What follows belongs to an exercise in optimizing a design on an open flow for small area and a short achievable clock period; a production flow would make more cautious choices. At most, simulation tests tie the RTL to the original design; equivalence was not proved. Not every run is shown, and edits may drop behaviour that the tests do not exercise. For run 2, only the layout was checked, not whether the RTL still works. The clock port is modelled as an ideal driver; clocking choices that lean on that would not hold on a real chip.

===== flow/config.mk =====
export PLATFORM = sky130hd
export DESIGN_NAME = pmp_top
export DESIGN_NICKNAME = pmp_top
export VERILOG_FILES = /design/flow/design.v
export SDC_FILE = /design/flow/constraint.sdc
export NUM_CORES = 8
export LEC_CHECK = 0
export CAP_MARGIN = 20
export CORE_MARGIN = 2
export CORE_UTILIZATION = 40
export SLEW_MARGIN = 20

===== flow/constraint.sdc =====
create_clock -name core_clock -period 16.0 [get_ports {clk}]
set_input_delay 3.2000 -clock core_clock [delete_from_list [all_inputs] [get_ports {clk}]]
set_output_delay 3.2000 -clock core_clock [all_outputs]
set_load 0.01 [all_outputs]

===== flow/design.v =====
module pmp_cfg_block (address, pmp_pre_address, mode, pmp_address, match, size);
	input [33:0] address;
	input [31:0] pmp_address,pmp_pre_address ;
	input [1:0] size, mode;
	output match;
	reg [31:0] address_lb, address_ub;    
	reg [31:0] pmp_address_NA4; 
	reg [31:0] pmp_address_NAPOT_ub, pmp_address_NAPOT_lb;
	reg [3:0] data_size;  
	reg match;
	integer k;
	parameter	A0_OFF = 2'b00,
				A1_TOR = 2'b01,
				A2_NA4 = 2'b10,
				A3_NAPOT = 2'b11;
	always@(*)
	begin
		pmp_address_NA4 = pmp_address+4;
		case(size)
			2'b00: data_size = 1;
			2'b01: data_size = 2;
			2'b10: data_size = 4;
			2'b11: data_size = 8;
		endcase
		pmp_address_NAPOT_ub = 32'hFFFFFFFF;
		pmp_address_NAPOT_lb = 32'h00000000;
		for (k = 30; k >= 0; k = k - 1)
			if (pmp_address[k] == 1'b0) begin
				pmp_address_NAPOT_lb = pmp_address & ~((32'd2 << k) - 32'd1);
				pmp_address_NAPOT_ub = (pmp_address & ~((32'd2 << k) - 32'd1)) + (32'd2 << k);
			end
		address_lb = address[33:2];
		address_ub = address[33:2] + data_size -1;
	end
	always@(*)
	begin
		case(mode)
			A0_OFF:match = 1'b0;
			A1_TOR:begin
				if(address_lb >= pmp_pre_address && address_ub < pmp_address)    
					match = 1'b1;
				else
					match = 1'b0;
			end
			A2_NA4:begin
				if(address_lb >= pmp_address && address_ub < pmp_address_NA4)   
					match = 1'b1;
				else
					match = 1'b0;
			end
			A3_NAPOT:begin
				if(address_lb >= pmp_address_NAPOT_lb && address_ub < pmp_address_NAPOT_ub)
					match = 1'b1;
				else
					match = 1'b0;
			end
		endcase
	end
endmodule
	typedef struct packed {
    logic       l;
    logic [1:0] res;
    logic [1:0] a;
    logic       x,
                w,
                r;
  } pmpcfg_t;
module PMP #(
	parameter	A0_OFF = 2'b00,
	parameter	A1_TOR = 2'b01,
	parameter	A2_NA4 = 2'b10,
	parameter	A3_NAPOT = 2'b11,
	parameter VLEN = 31,
	parameter PLEN = 33,
	parameter PMP_CNT = 16,
	parameter U_MODE = 2'b00,
	parameter S_MODE = 2'b01,
	parameter M_MODE = 2'b11
)
(
    input               [PMP_CNT-1:0][7:0]     io_pmpcfg,     
    input               [PMP_CNT-1:0][VLEN:0]  io_pmpaddr,    
    input                            [1:0]     io_prv,
    input                                      io_req,
    input                            [PLEN:0]  io_addr,
    input                            [1:0]     io_size,
    input                                      io_r,
    input                                      io_w,
    input                                      io_x,
    output                                     io_exception
);
	reg [15:0] check;
	wire [15:0] match;
	reg no_match;
	reg [4:0] priority_pmp;
	reg io_exception_reg;
	pmpcfg_t cfg_sel;
	assign cfg_sel = io_pmpcfg[priority_pmp];
	pmp_cfg_block pmp0 (.address(io_addr), .pmp_pre_address(0), .mode(io_pmpcfg[0][4:3]), .pmp_address(io_pmpaddr[0]), .match(match[0]), .size(io_size));
	pmp_cfg_block pmp1 (.address(io_addr), .pmp_pre_address(io_pmpaddr[0]), .mode(io_pmpcfg[1][4:3]), .pmp_address(io_pmpaddr[1]), .match(match[1]), .size(io_size));
	pmp_cfg_block pmp2 (.address(io_addr), .pmp_pre_address(io_pmpaddr[1]), .mode(io_pmpcfg[2][4:3]), .pmp_address(io_pmpaddr[2]), .match(match[2]), .size(io_size));
	pmp_cfg_block pmp3 (.address(io_addr), .pmp_pre_address(io_pmpaddr[2]), .mode(io_pmpcfg[3][4:3]), .pmp_address(io_pmpaddr[3]), .match(match[3]), .size(io_size));
	pmp_cfg_block pmp4 (.address(io_addr), .pmp_pre_address(io_pmpaddr[3]), .mode(io_pmpcfg[4][4:3]), .pmp_address(io_pmpaddr[4]), .match(match[4]), .size(io_size));
	pmp_cfg_block pmp5 (.address(io_addr), .pmp_pre_address(io_pmpaddr[4]), .mode(io_pmpcfg[5][4:3]), .pmp_address(io_pmpaddr[5]), .match(match[5]), .size(io_size));
	pmp_cfg_block pmp6 (.address(io_addr), .pmp_pre_address(io_pmpaddr[5]), .mode(io_pmpcfg[6][4:3]), .pmp_address(io_pmpaddr[6]), .match(match[6]), .size(io_size));
	pmp_cfg_block pmp7 (.address(io_addr), .pmp_pre_address(io_pmpaddr[6]), .mode(io_pmpcfg[7][4:3]), .pmp_address(io_pmpaddr[7]), .match(match[7]), .size(io_size));
	pmp_cfg_block pmp8 (.address(io_addr), .pmp_pre_address(io_pmpaddr[7]), .mode(io_pmpcfg[8][4:3]), .pmp_address(io_pmpaddr[8]), .match(match[8]), .size(io_size));
	pmp_cfg_block pmp9 (.address(io_addr), .pmp_pre_address(io_pmpaddr[8]), .mode(io_pmpcfg[9][4:3]), .pmp_address(io_pmpaddr[9]), .match(match[9]), .size(io_size));
	pmp_cfg_block pmp10 (.address(io_addr), .pmp_pre_address(io_pmpaddr[9]), .mode(io_pmpcfg[10][4:3]), .pmp_address(io_pmpaddr[10]), .match(match[10]), .size(io_size));
	pmp_cfg_block pmp11 (.address(io_addr), .pmp_pre_address(io_pmpaddr[10]), .mode(io_pmpcfg[11][4:3]), .pmp_address(io_pmpaddr[11]), .match(match[11]), .size(io_size));
	pmp_cfg_block pmp12 (.address(io_addr), .pmp_pre_address(io_pmpaddr[11]), .mode(io_pmpcfg[12][4:3]), .pmp_address(io_pmpaddr[12]), .match(match[12]), .size(io_size));
	pmp_cfg_block pmp13 (.address(io_addr), .pmp_pre_address(io_pmpaddr[12]), .mode(io_pmpcfg[13][4:3]), .pmp_address(io_pmpaddr[13]), .match(match[13]), .size(io_size));
	pmp_cfg_block pmp14 (.address(io_addr), .pmp_pre_address(io_pmpaddr[13]), .mode(io_pmpcfg[14][4:3]), .pmp_address(io_pmpaddr[14]), .match(match[14]), .size(io_size));
	pmp_cfg_block pmp15 (.address(io_addr), .pmp_pre_address(io_pmpaddr[14]), .mode(io_pmpcfg[15][4:3]), .pmp_address(io_pmpaddr[15]), .match(match[15]), .size(io_size));
	assign io_exception = io_exception_reg;
	int i;
	always@(*)
	begin
		for(i=0; i<16; i++)
		begin
			if(match[i] == 0)
				check[i] = 1'b0;
			else 
				check[i] = 1'b1;
		end
		casex(check)
			16'bxxxxxxxx_xxxxxxx1:begin 
									priority_pmp=0;
									no_match=1'b0;
			end
			16'bxxxxxxxx_xxxxxx10:begin	
									priority_pmp=1;
									no_match=1'b0;
			end
			16'bxxxxxxxx_xxxxx100:begin 
									priority_pmp=2;
									no_match=1'b0;
			end
			16'bxxxxxxxx_xxxx1000:begin 
									priority_pmp=3;
									no_match=1'b0;
			end
			16'bxxxxxxxx_xxx10000:begin 
									priority_pmp=4;
									no_match=1'b0;
			end
			16'bxxxxxxxx_xx100000:begin 
									priority_pmp=5;
									no_match=1'b0;
			end
			16'bxxxxxxxx_x1000000:begin 
									priority_pmp=6;
									no_match=1'b0;
			end
			16'bxxxxxxxx_10000000:begin
									priority_pmp=7;
									no_match=1'b0;
			end
			16'bxxxxxxx1_00000000:begin
									priority_pmp=8;
									no_match=1'b0;
			end
			16'bxxxxxx10_00000000:begin 
									priority_pmp=9;
									no_match=1'b0;
			end
			16'bxxxxx100_00000000:begin 
									priority_pmp=10;
									no_match=1'b0;
			end
			16'bxxxx1000_00000000:begin 
									priority_pmp=11;
									no_match=1'b0;
			end
			16'bxxx10000_00000000:begin 
									priority_pmp=12;
									no_match=1'b0;
			end
			16'bxx100000_00000000:begin 
									priority_pmp=13;
									no_match=1'b0;
			end
			16'bx1000000_00000000:begin 
									priority_pmp=14;
									no_match=1'b0;
			end
			16'b10000000_00000000:begin 
									priority_pmp=15;
									no_match=1'b0;
			end
			default:begin
						priority_pmp=15;
						no_match=1'b1;
					end
		endcase
	end
	always@(*)
	begin
			if(!no_match)
				if(io_req && (io_prv == M_MODE) && (cfg_sel.l == 1'b1) ) begin
					if( (cfg_sel.w & io_w) || (cfg_sel.r & io_r) || (cfg_sel.x & io_x) )
						io_exception_reg=1'b0;
					else
						io_exception_reg=1'b1;
					end
				else if(io_req && (io_prv == M_MODE) && (cfg_sel.l == 1'b0)) begin
					io_exception_reg=1'b0;
					end
				else if((io_req && (io_prv == S_MODE)) || (io_req && (io_prv == U_MODE)) ) begin
					if( (cfg_sel.w & io_w) || (cfg_sel.r & io_r) || (cfg_sel.x & io_x) )
						io_exception_reg=1'b0;
					else
						io_exception_reg=1'b1;
					end
				else   
						io_exception_reg=1'b1;
			else  
				io_exception_reg=1'b1;
	end  
endmodule
module pmp_top (
    input  wire           clk,
    input  wire [127:0]   io_pmpcfg,    
    input  wire [511:0]   io_pmpaddr,   
    input  wire [1:0]     io_prv,
    input  wire           io_req,
    input  wire [33:0]    io_addr,
    input  wire [1:0]     io_size,
    input  wire           io_r,
    input  wire           io_w,
    input  wire           io_x,
    output reg            io_exception
);
    wire exception_d;
    PMP #(
        .A0_OFF  (2'b00),
        .A1_TOR  (2'b01),
        .A2_NA4  (2'b10),
        .A3_NAPOT(2'b11),
        .VLEN    (31),
        .PLEN    (33),
        .PMP_CNT (16),
        .U_MODE  (2'b00),
        .S_MODE  (2'b01),
        .M_MODE  (2'b11)
    ) u_pmp (
        .io_pmpcfg   (io_pmpcfg),
        .io_pmpaddr  (io_pmpaddr),
        .io_prv      (io_prv),
        .io_req      (io_req),
        .io_addr     (io_addr),
        .io_size     (io_size),
        .io_r        (io_r),
        .io_w        (io_w),
        .io_x        (io_x),
        .io_exception(exception_d)
    );
    always @(posedge clk)
        io_exception <= exception_d;
endmodule

===== flow/run.sh =====
#!/bin/bash
# synth_recipe.tcl (not shown) runs the flow's synth.tcl, then flattens the netlist and writes it again
# the make line also repeats each setting of config.mk as NAME=value (left out here)
make -C /OpenROAD-flow-scripts/flow DESIGN_CONFIG=/design/flow/config.mk WORK_HOME=/design/flow/orfs CLKGATE_MAP_FILE= SYNTH_SCRIPT=/design/flow/synth_recipe.tcl finish

==> run_1/layout.png <==
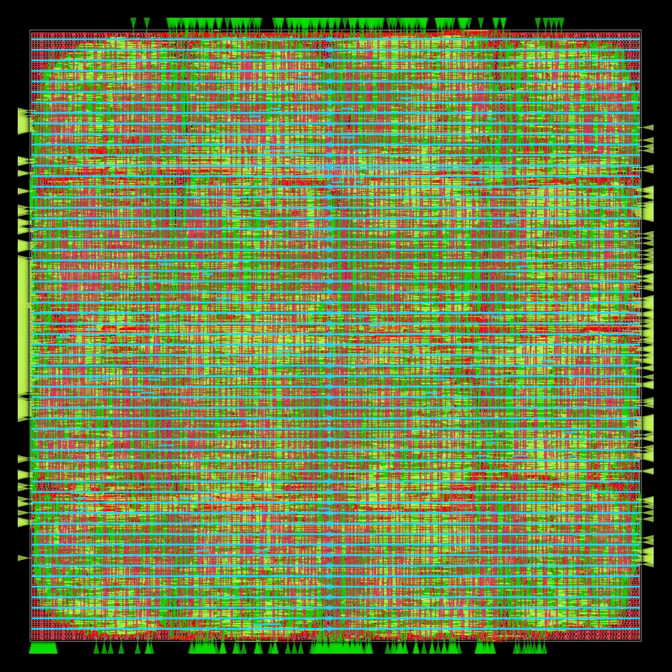
final wirelength: 1560 mm
die area: 0.624 mm2
final core occ: 0.419
Die Height: 790 um

==> run_1/placement_by_type.png <==
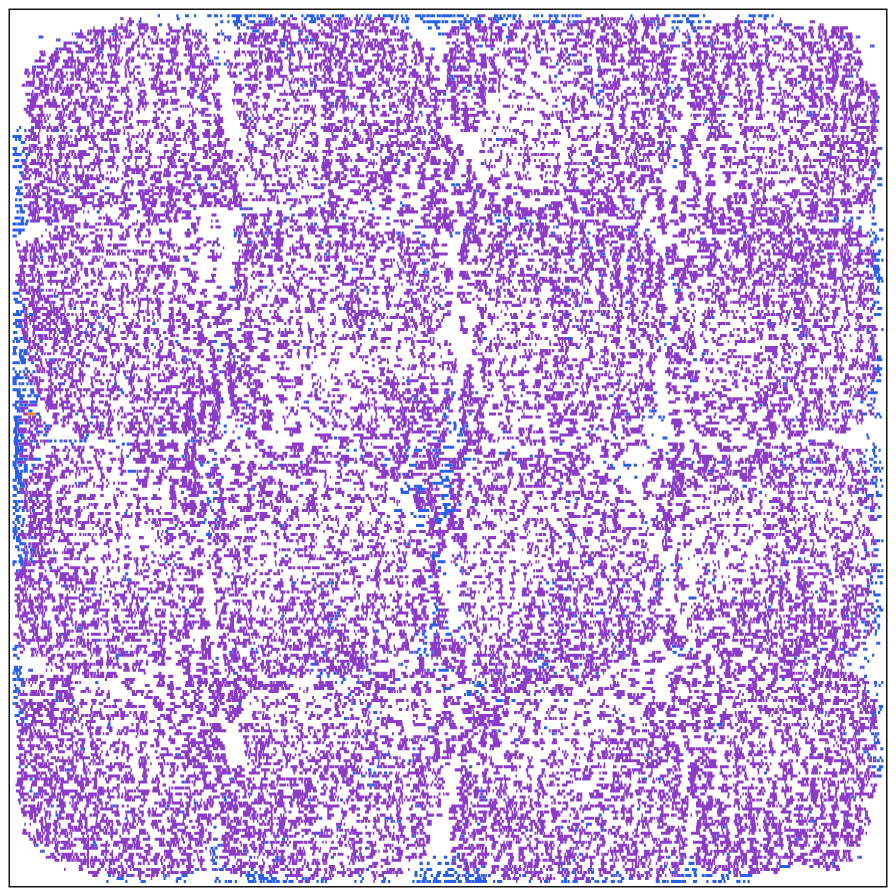
color	class	cells	share of their area
blue	other buffers and delay cells	1827	5.6%
purple	combinational and other logic	35664	94%
orange	flops	1	0.0081%
register share of the cell area: 0.0000776
row count: 288
post-route cell area: 0.258 mm2

==> metrics.cfg, run 1 <==
[status]
outcome = complete, no violations

[floorplan]
io_pins = 684
core_area_mm2 = 0.615
start_util = 0.402
die_w_um = 790

[min_path]
hp-class = in2reg
hold_path_startpoint = io_r
hold_depth = 3
hold_end = io_exception$_SDFF_PN1_

[synth]
ys_seq_elements = 1
synthSimpleGateAreaFrac = 0.253
syn_avg_cell_area_um2 = 6.27
yosysUniqueCellTypes = 107
seq_area_frac_synth = 0.0000810
synthArstFlopShare = 0
syn_inst = 39400
syn_area_mm2 = 0.247
yosys-top-cells-area = ha_1 18%, xnor2_1 11%, a21oi_1 7.7%, nand2_1 7.1%, o21ai_0 6.3%
synth_top_area_cell = ha_1
synth_top_cell_area_share = 0.176
synth_compound_area_frac = 0.323
yosys.area_share.adder = 0.209
synth_edf_count = 0
synthFlopType = dfxtp_1
muxShareOfSynthArea = 0.0376
synth_most_common_cell = nand2_1
ys_top_cells_by_count = 4670 x nand2_1, 3840 x nor2_1, 3777 x a21oi_1
synth_nets = 43600
synth_top_family_by_area = compound AO/OA/AOI/OAI gates
yosysWarnings = 3
synth_xor_area_frac = 0.109

[placement]
dp.cells = 45600
port-buffer-count = 649
place_area_mm2 = 0.257
place.detailed.hpwl_mm = 1140
place.gp.congestion = 1.06

[critical_path]
crit_required_ns = 15.85
crit_arrival_ns = 14.85
start_kind = input port
critical_path_class = in2reg
crit_fanout = 20
critPathCaptureType = flop
cpPeakStageDelay_ns = 1.01
cpMostUsedCell = a21oi_1
crit_buf_inv = 3
crit_family = compound AO/OA/AOI/OAI gates
crit_slowest_cell = xnor2_2

[finish]
final_common_cell = nand2_1
regArea_um2 = 20.0
layout_common_cells = 4670 x nand2_1, 3836 x nor2_1, 3774 x a21oi_1, 3471 x ha_1, 3128 x o21ai_0
layout-drive-gt1-share = 0.0523
nFillCells = 66200
largest_reg_flops = 1
syn_to_final_growth_pct = 4.39
multi_input_area_mm2 = 0.231
nNetsFinal = 41700
fin_cells = 45800

[drt]
via_count = 329000
wl_met3_mm = 206
drc = 0
top_layer_used = met5
drt_pass1_iterations = 9
drt_iter0_markers = 53300
drt-wirelength-per-cell_um = 34.0
met2_length_mm = 627
viasPerCell = 7.18
wl_met1_mm = 598
ant_nets = 0

[timing]
relSlewSlack = 0.0932
max_freq_ghz = 0.0666
whs_ns = 3.91
period_share = 0.938
rsz0062_at_grt = false
drv_slew = 0
fin_crit_ns = 15.01
tightest_slew_ns = 1.35
finalHoldViolCount = 0
fin_tns_setup_ns = 0
finalSetupViolCount = 0

[grt]
grt_max_degree = 68
grtUsageTotal = 0.466
overflow = 0
antenna_found_initial = 196
grt_pass1_wl_mm = 2180
grt_pass1_vias = 291000

[clock_tree]
postCtsSetupRepairBufs = 0
hold_buffers = 0
cts_resized = 0
clk_pin_slew_ns = 0

[power_and_ir_drop]
p_per_area_mw_per_mm2 = 37.9
p_int_uw = 3070
power_switching_share = 0.687
p_leak_uw = 0.0908
power_uw = 9790
ir_worst_vdd_v = 0.0000730
p_switching_uw = 6720

[run]
maxCapViolCount = 0

==> run_1/clocks.png <==
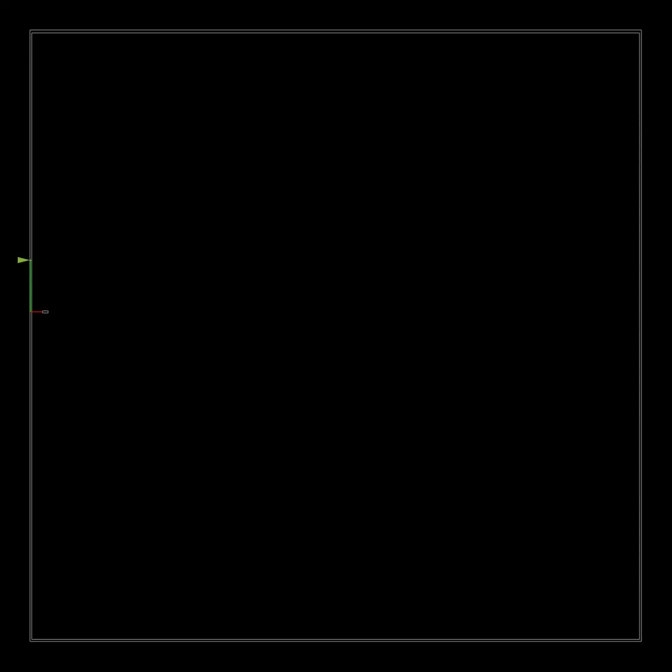
Seq cells: 1

run 1: worst max path at each step:
stage               startpoint                      end  depth (start not counted)
finish              io_size[1]  io_exception$_SDFF_PN1_                         36
global route        io_size[0]  io_exception$_SDFF_PN1_                         37
CTS                 io_size[1]  io_exception$_SDFF_PN1_                         38
detailed placement  io_size[1]  io_exception$_SDFF_PN1_                         38
global placement    io_size[0]  io_exception$_SDFF_PN1_                         38
floorplan           io_addr[3]  io_exception$_SDFF_PN1_                         36
run 1: per-layer routing:
metal,up-vias,GRT usage
li1,142000,-
met1,155000,0.595
met2,25500,0.670
met3,5367,0.133
met4,102,0.327
met5,-,0
run 1: area by class of cell:
type,count,area share
inverters,723,0.0105
repair buffers,1827,0.0534
flip-flops and latches,1,0.0000776
well taps,8120,0.0394
multi-input cells,34900,0.895
diodes,210,0.00204
run 1: per-stage QoR:
stage               utilization  worst slack [ns]
finish                    0.419             0.994
global route              0.419             0.787
CTS                       0.418              1.53
detailed placement        0.418              1.60
global placement          0.418              1.55
floorplan                     -              3.77
run 1: tightest hold or removal path: cells and delay by family:
| kind | cells | cell delay [ns] |
|---|---|---|
| buf+inv | 1 | 0.46 |
| compound gates | 2 | 0.20 |
==> run_1/detail.png <==
Region (382, 224) to (407, 249) um. Cells in gray, sequential cells in the stronger gray; small squares are vias.
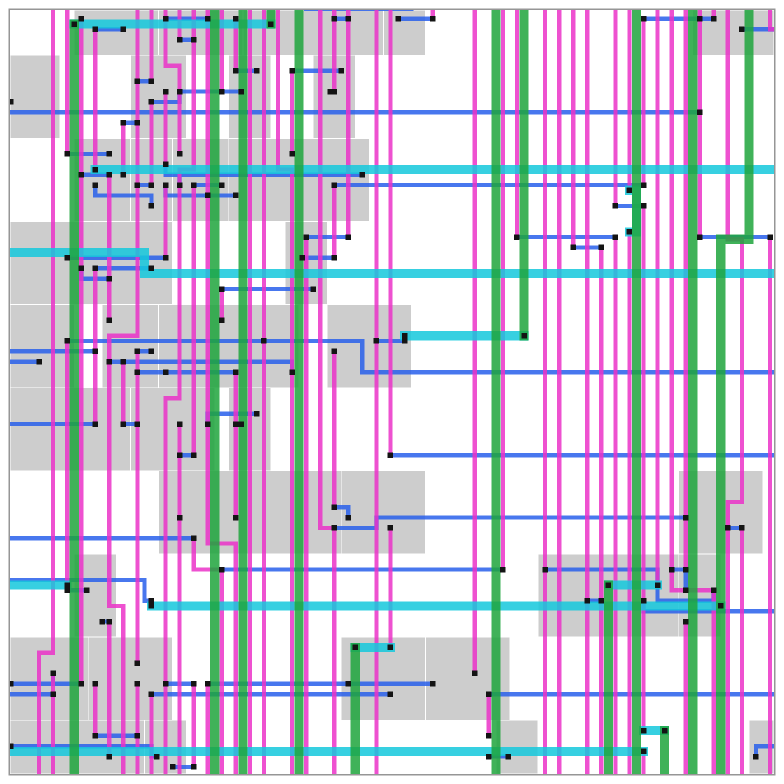

==> run 2: changes to the inputs <==
==> flow/design.v (replaced) <==
function automatic cmp_lt32(input [31:0] a, input [31:0] b, input cin);
    reg [31:0] g, p;
    integer w, j;
    begin
        g = ~a & b;
        p = ~a | b;
        g[0] = g[0] | (p[0] & cin);
        for (w = 16; w >= 1; w = w / 2)
            for (j = 0; j < w; j = j + 1) begin
                g[j] = g[2*j+1] | (p[2*j+1] & g[2*j]);
                p[j] = p[2*j+1] & p[2*j];
            end
        cmp_lt32 = g[0];
    end
endfunction
module pmp_cfg_block (
    input  wire [31:0] alb,        
    input  wire [31:0] aub,        
    input  wire [31:0] aub4,       
    input  wire        aub_lt4,    
    input  wire        aub_max,    
    input  wire        cout,       
    input  wire        ge_pre,     
    input  wire [1:0]  mode,
    input  wire [31:0] pa,
    output wire        ge,
    output reg         match
);
    wire tor = mode == 2'b01;
    wire na4 = mode == 2'b10;
    wire nap = mode == 2'b11;
    reg [32:0] tn;
    integer b;
    always @(*) begin
        tn[0] = nap;
        for (b = 1; b <= 32; b = b + 1) tn[b] = tn[b-1] & pa[b-1];
    end
    wire        special = tn[31];              
    wire [31:0] hb  = pa | tn[31:0];
    wire        hb_ones_31_3 = &hb[31:3];
    wire        hb_ones_31_2 = hb_ones_31_3 & hb[2];
    wire        hb_ones = hb_ones_31_2 & hb[1] & hb[0];
    wire [31:0] wb = na4 ? aub4 : aub;
    wire hi = cmp_lt32(wb, hb, nap);
    assign ge = !cmp_lt32(alb, pa, 1'b0);
    wire eqm = &(~(alb ^ pa) | tn[31:0]);
    wire ge_lb_cout = !(!(pa[0] & pa[1]) & hb_ones_31_3 &
                        (pa[0] ? (!alb[2] & pa[2]) : (alb[2:1] < pa[2:1])));
    wire ge_lb = cout ? ge_lb_cout : eqm;
    always @(*) begin
        case (mode)
            2'b00: match = 1'b0;
            2'b01: match = ge_pre & hi;
            2'b10: match = ge & (hb_ones_31_2 ? (aub_lt4 & hi) : (aub_lt4 | hi));
            2'b11: match = special ? !aub_max : (hi & !hb_ones & ge_lb);
        endcase
    end
endmodule
module PMP (
    input  wire [127:0] io_pmpcfg,
    input  wire [511:0] io_pmpaddr,
    input  wire [1:0]   io_prv,
    input  wire         io_req,
    input  wire [33:0]  io_addr,
    input  wire [1:0]   io_size,
    input  wire         io_r,
    input  wire         io_w,
    input  wire         io_x,
    output reg          io_exception
);
    wire [31:0] alb = io_addr[33:2];
    reg  [2:0]  span;
    always @(*)
        case (io_size)
            2'd0: span = 3'd0;
            2'd1: span = 3'd1;
            2'd2: span = 3'd3;
            2'd3: span = 3'd7;
        endcase
    wire [32:0] sum  = {1'b0, alb} + {30'd0, span};
    wire [31:0] aub  = sum[31:0];
    wire [31:0] aub4 = aub - 32'd4;
    wire        aub_lt4 = aub[31:2] == 30'd0;
    wire        aub_max = &aub;
    wire        cout = sum[32];
    wire [15:0] match, ge;
    genvar i;
    generate
        for (i = 0; i < 16; i = i + 1) begin : g_entry
            pmp_cfg_block u_blk (
                .alb(alb), .aub(aub), .aub4(aub4), .aub_lt4(aub_lt4),
                .aub_max(aub_max), .cout(cout),
                .ge_pre(i == 0 ? 1'b1 : ge[(i == 0 ? 0 : i - 1)]),
                .mode(io_pmpcfg[8*i+3 +: 2]), .pa(io_pmpaddr[32*i +: 32]),
                .ge(ge[i]), .match(match[i]));
        end
    endgenerate
    reg       any;
    reg [7:0] c;
    integer k;
    always @(*) begin
        any = 1'b0;
        c   = 8'd0;
        for (k = 15; k >= 0; k = k - 1)
            if (match[k]) begin
                any = 1'b1;
                c   = io_pmpcfg[8*k +: 8];
            end
    end
    wire perm = (c[1] & io_w) | (c[0] & io_r) | (c[2] & io_x);
    always @(*) begin
        if (!any || !io_req || io_prv == 2'b10) io_exception = 1'b1;
        else if (io_prv == 2'b11)               io_exception = c[7] & !perm;
        else                                    io_exception = !perm;
    end
endmodule
module pmp_top (
    input  wire           clk,
    input  wire [127:0]   io_pmpcfg,
    input  wire [511:0]   io_pmpaddr,
    input  wire [1:0]     io_prv,
    input  wire           io_req,
    input  wire [33:0]    io_addr,
    input  wire [1:0]     io_size,
    input  wire           io_r,
    input  wire           io_w,
    input  wire           io_x,
    output reg            io_exception
);
    wire exception_d;
    PMP u_pmp (
        .io_pmpcfg(io_pmpcfg), .io_pmpaddr(io_pmpaddr), .io_prv(io_prv),
        .io_req(io_req), .io_addr(io_addr), .io_size(io_size),
        .io_r(io_r), .io_w(io_w), .io_x(io_x), .io_exception(exception_d));
    always @(posedge clk)
        io_exception <= exception_d;
endmodule
==> run_2/detail.png <==
Region (179, 102) to (204, 127) um. Cells in gray, sequential cells in the stronger gray; small squares are vias.
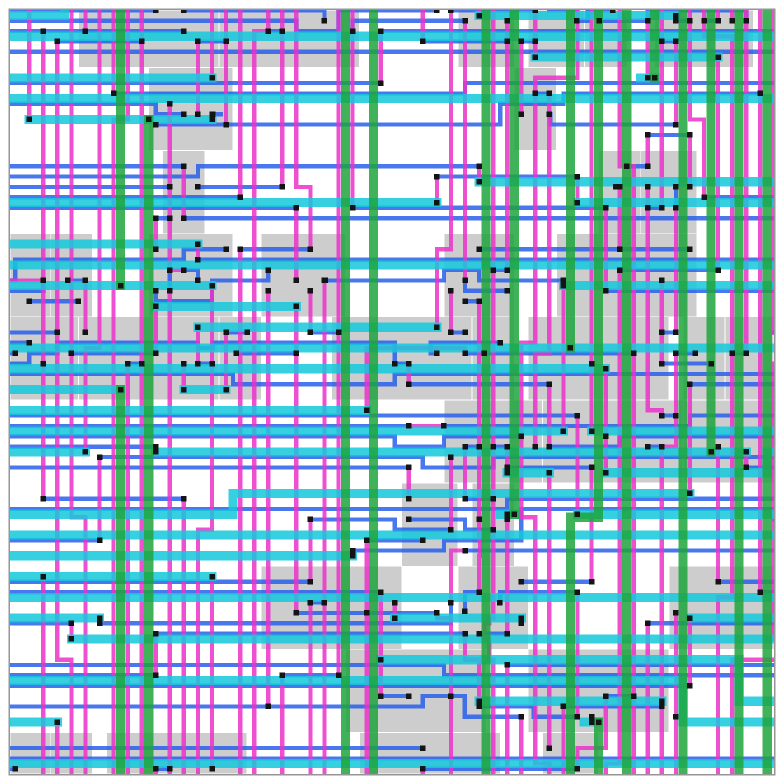
color	layer
blue	metal 1
magenta	metal 2
cyan	metal 3
green	metal 4
cells with their middle in the window	39
most frequent	ha_1 (12), inv_1 (6), a21oi_1 (5)
sequential cells in the window	0

==> run_2/clocks.png <==
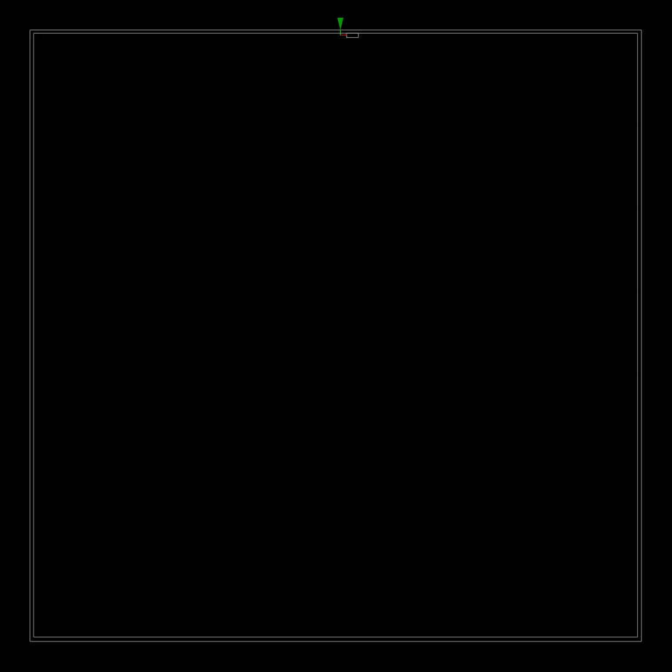

==> run_2/layout.png <==
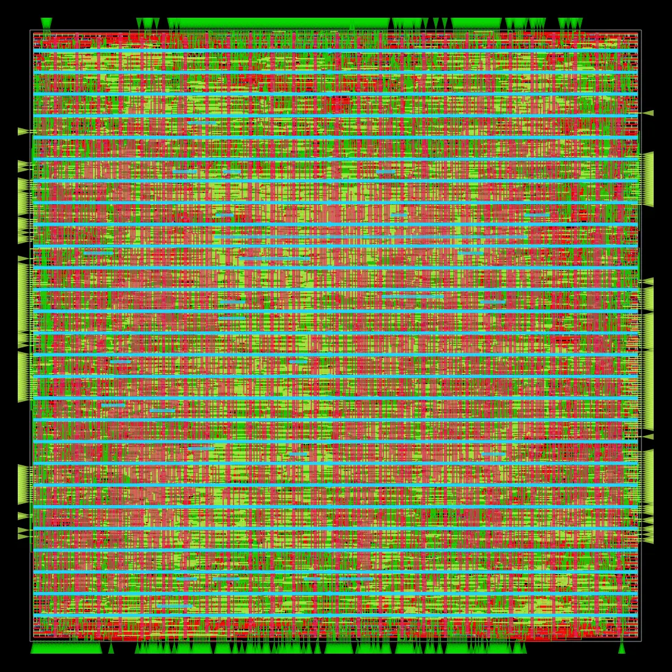
post-route cell area: 0.0684 mm2
final wirelength: 442 mm

==> run_2/placement_by_type.png <==
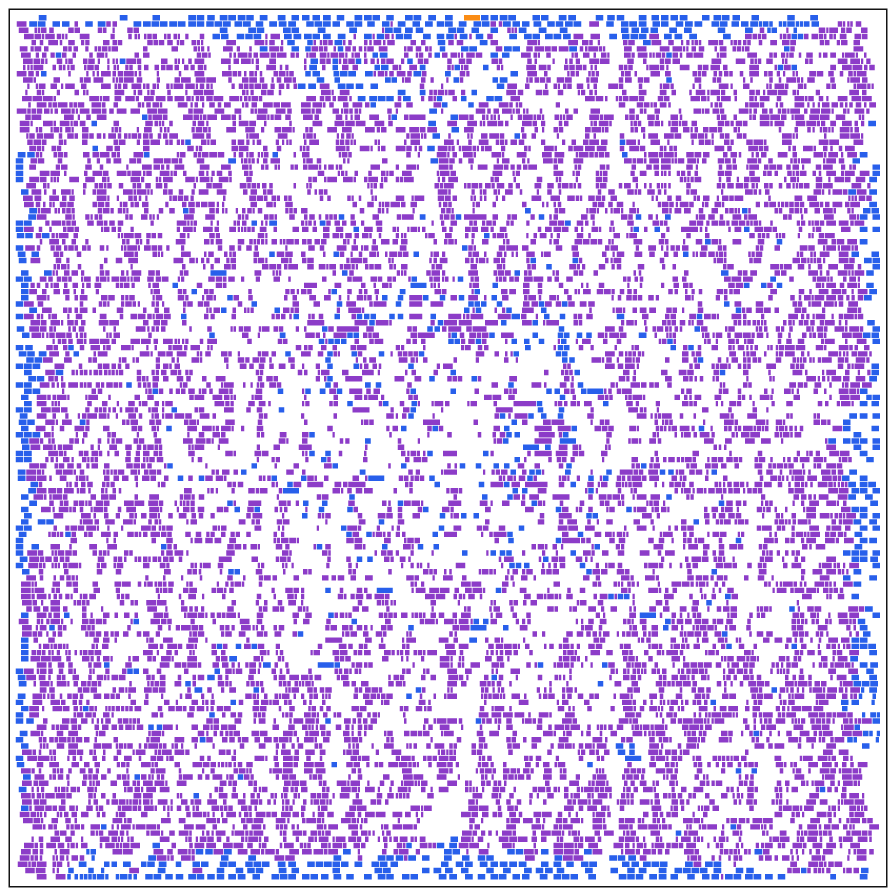
color	class	cells	share of their area
purple	combinational and other logic	8261	85%
orange	flops	1	0.030%
blue	other buffers and delay cells	1078	15%
register share of the cell area: 0.000293
row count: 139
CORE AREA: 0.143 mm2

==> metrics.cfg, run 2 <==
[status]
outcome = complete, no violations

[finish]
final_core_util = 0.479  ; +0.0593
largest_register = io_exception
layout_common_cells = 1030 x ha_1, 761 x nor2_1, 751 x inv_1, 685 x a21oi_1, 618 x clkdlybuf4s50_1
fin_cells = 11300  ; -75%
final_common_cell = ha_1
layout-drive-gt1-share = 0.0800  ; +0.0276
syn_to_final_growth_pct = 19.2
largest_reg_flops = 1  ; unchanged
nNetsFinal = 11100  ; -73%
nFillCells = 14900  ; -78%
largestRegisters = io_exception x1

[critical_path]
start_kind = input port
cpPeakStageDelay_ns = 1.02  ; about the same
crit_slowest_cell = nor2_1
crit_chain = clkdlybuf4s50_1, and2_1, ha_1, a211oi_2, nor2_1, o211ai_1, nor2_2, nand3_2, buf_4, nor2_1, o21ai_0, buf_4, a21oi_1, o22ai_1, o2111a_1, a221o_1, a2111oi_0, nor3_2, o211ai_1, buf_12, or2b_1, a32o_1, o41a_1, o31ai_1
critical_path_class = in2reg
crit_required_ns = 15.89  ; +0.04 ns
startpoint = io_size[1]
crit_arrival_ns = 12.77  ; -2.08 ns
crit_fanout = 10  ; -50%
crit_end = io_exception$_SDFF_PP1_
critPathCaptureType = flop

[synth]
synth_top_cell_area_share = 0.225  ; +0.0486
ys_seq_elements = 1  ; unchanged
syn_avg_cell_area_um2 = 6.62  ; +5.5%
yosysUniqueCellTypes = 127  ; +19%
seq_area_frac_synth = 0.000349  ; +0.000268
syn_area_mm2 = 0.0574  ; -77%
synth_top_area_cell = ha_1
syn_inst = 8677  ; -78%
yosys-top-cells-area = ha_1 22%, xnor2_1 6.0%, a21oi_1 6.0%, nor2_1 5.0%, inv_1 5.0%
synthArstFlopShare = 0  ; unchanged
synth_nets = 10400  ; -76%
synthFlopType = dfxtp_1
synth_edf_count = 0  ; unchanged
ys_top_cells_by_count = 1030 x ha_1, 770 x nor2_1, 768 x inv_1
yosysWarnings = 3  ; unchanged
synth_most_common_cell = ha_1

[grt]
grtUsageTotal = 0.568  ; +0.102
grt_pass1_vias = 74200  ; -75%
antenna_found_initial = 82  ; -58%
grt_max_degree = 41  ; -40%
grt_pass1_wl_mm = 590  ; -73%
overflow = 0  ; unchanged

[drt]
drt-wirelength-per-cell_um = 39.0  ; +15%
drc = 0  ; unchanged
via_count = 83600  ; -75%
viasPerCell = 7.39  ; +2.9%
drt_iter0_markers = 15100  ; -72%
drt_pass1_iterations = 10  ; +1
ant_nets = 0  ; unchanged

[timing]
tightest_slew_ns = 1.37  ; +0.0186 ns
fin_crit_ns = 12.88  ; -2.12 ns
drv_slew = 0  ; unchanged
finalSetupViolCount = 0  ; unchanged
fin_tns_setup_ns = 0  ; unchanged
rsz0062_at_grt = false
fin_ws_ns = 3.12  ; +2.12 ns
max_freq_ghz = 0.0776  ; +16%
whs_ns = 3.89  ; -0.0228 ns
period_share = 0.805  ; -0.133
relSlewSlack = 0.0852  ; -0.00800
finalHoldViolCount = 0  ; unchanged

[run]
maxCapViolCount = 0  ; unchanged

[placement]
dp.cells = 11200  ; -75%
place_area_mm2 = 0.0682  ; -74%
dp_slack_ns = 3.86  ; +2.26 ns
port-buffer-count = 649  ; unchanged
place.gp.congestion = 1.14  ; +7.1%
place.detailed.hpwl_mm = 322  ; -72%

[power_and_ir_drop]
p_leak_uw = 0.0275  ; -70%
power_uw = 2130  ; -78%
p_int_uw = 681  ; -78%
p_switching_uw = 1440  ; -79%
power_switching_share = 0.680  ; -0.00712
p_per_area_mw_per_mm2 = 31.1  ; -18%
ir_worst_vdd_v = 0.0000249  ; -66%

[clock_tree]
hold_buffers = 0  ; unchanged
cts_resized = 0  ; unchanged
clk_pin_slew_ns = 0  ; unchanged
postCtsSetupRepairBufs = 0  ; unchanged

[floorplan]
start_util = 0.402  ; about the same
die_y_um = 383  ; -52%
io_pins = 684  ; unchanged
dieArea_mm2 = 0.147  ; -77%
die_w_um = 383  ; -52%

[min_path]
hp-class = in2reg
hold_depth = 4  ; +1
hold_end = io_exception$_SDFF_PP1_
hold_path_startpoint = io_req

[run 2: layout make-up]
| cell class | count | area, um2 | area share |
|---|---|---|---|
| multi-input combinational | 7486 | 53200 | 0.778 |
| sequential | 1 | 20.0 | 0.000293 |
| inverter | 775 | 2910 | 0.0425 |
| antenna | 79 | 198 | 0.00289 |
| timing repair buffer | 1078 | 9720 | 0.142 |
| tap | 1903 | 2380 | 0.0348 |
[run 2: routing by layer]
metal | wire [um] | track usage
met5 | 582 | 0.0192
met4 | 50100 | 0.528
met1 | 154000 | 0.655
met3 | 70200 | 0.263
met2 | 167000 | 0.765
[run 2: cells by family (layout without fill, tap and decap cells)]
logic type                 Yosys count  after routing  synth area share
muxes                               38             38           0.00678
other                                0             79                 0
DFF                                  1              1          0.000349
AOI/OAI and AO/OA                 2617           2617             0.307
buffers and inverters             1190           1853            0.0815
and+or+nand+nor                   3285           3285             0.298
adders and majority gates         1130           1130             0.242
xor gates and xnor gates           416            416            0.0637
[run 2: worst max-delay path, delay by kind of cell]
family	cells	cell delay, ns
AOI/OAI and AO/OA	12	3.41
adders and majority gates	1	0.39
buffers and inverters	4	1.65
and+or+nand+nor	7	4.07

[what the ideal ports hide]
How much do the figures lean on ideal ports? The routed layouts below were timed once more, with nothing changed but the port constraints. Step 1 assumes that a clkbuf_16 drives the clock port and a buf_2 every other input. Step 2 also shifts input and output timing later by t, the mid clock arrival at the registers, as if the neighbouring blocks saw the same clock. Three values: ideal, step 1, step 2; two values: the first two.
| run | shift t [ns] | setup slack, ns | worst setup path at the end | clock arrival spread, ns | worst data-port slew with drivers (ns) |
|---|---|---|---|---|---|
| run 1 | 0.014 | 0.994 / 0.992 / 0.978 | input to register | 0.000 / 0.000 | 0.38 |
| run 2 | 0.004 | 3.118 / 3.092 / 3.088 | input to register | 0.000 / 0.000 | 0.18 |
After both steps every run listed still meets setup and hold. The setup slack of run 2, which loses most, moves by -0.026 ns with the drivers and by -0.030 ns with both steps.
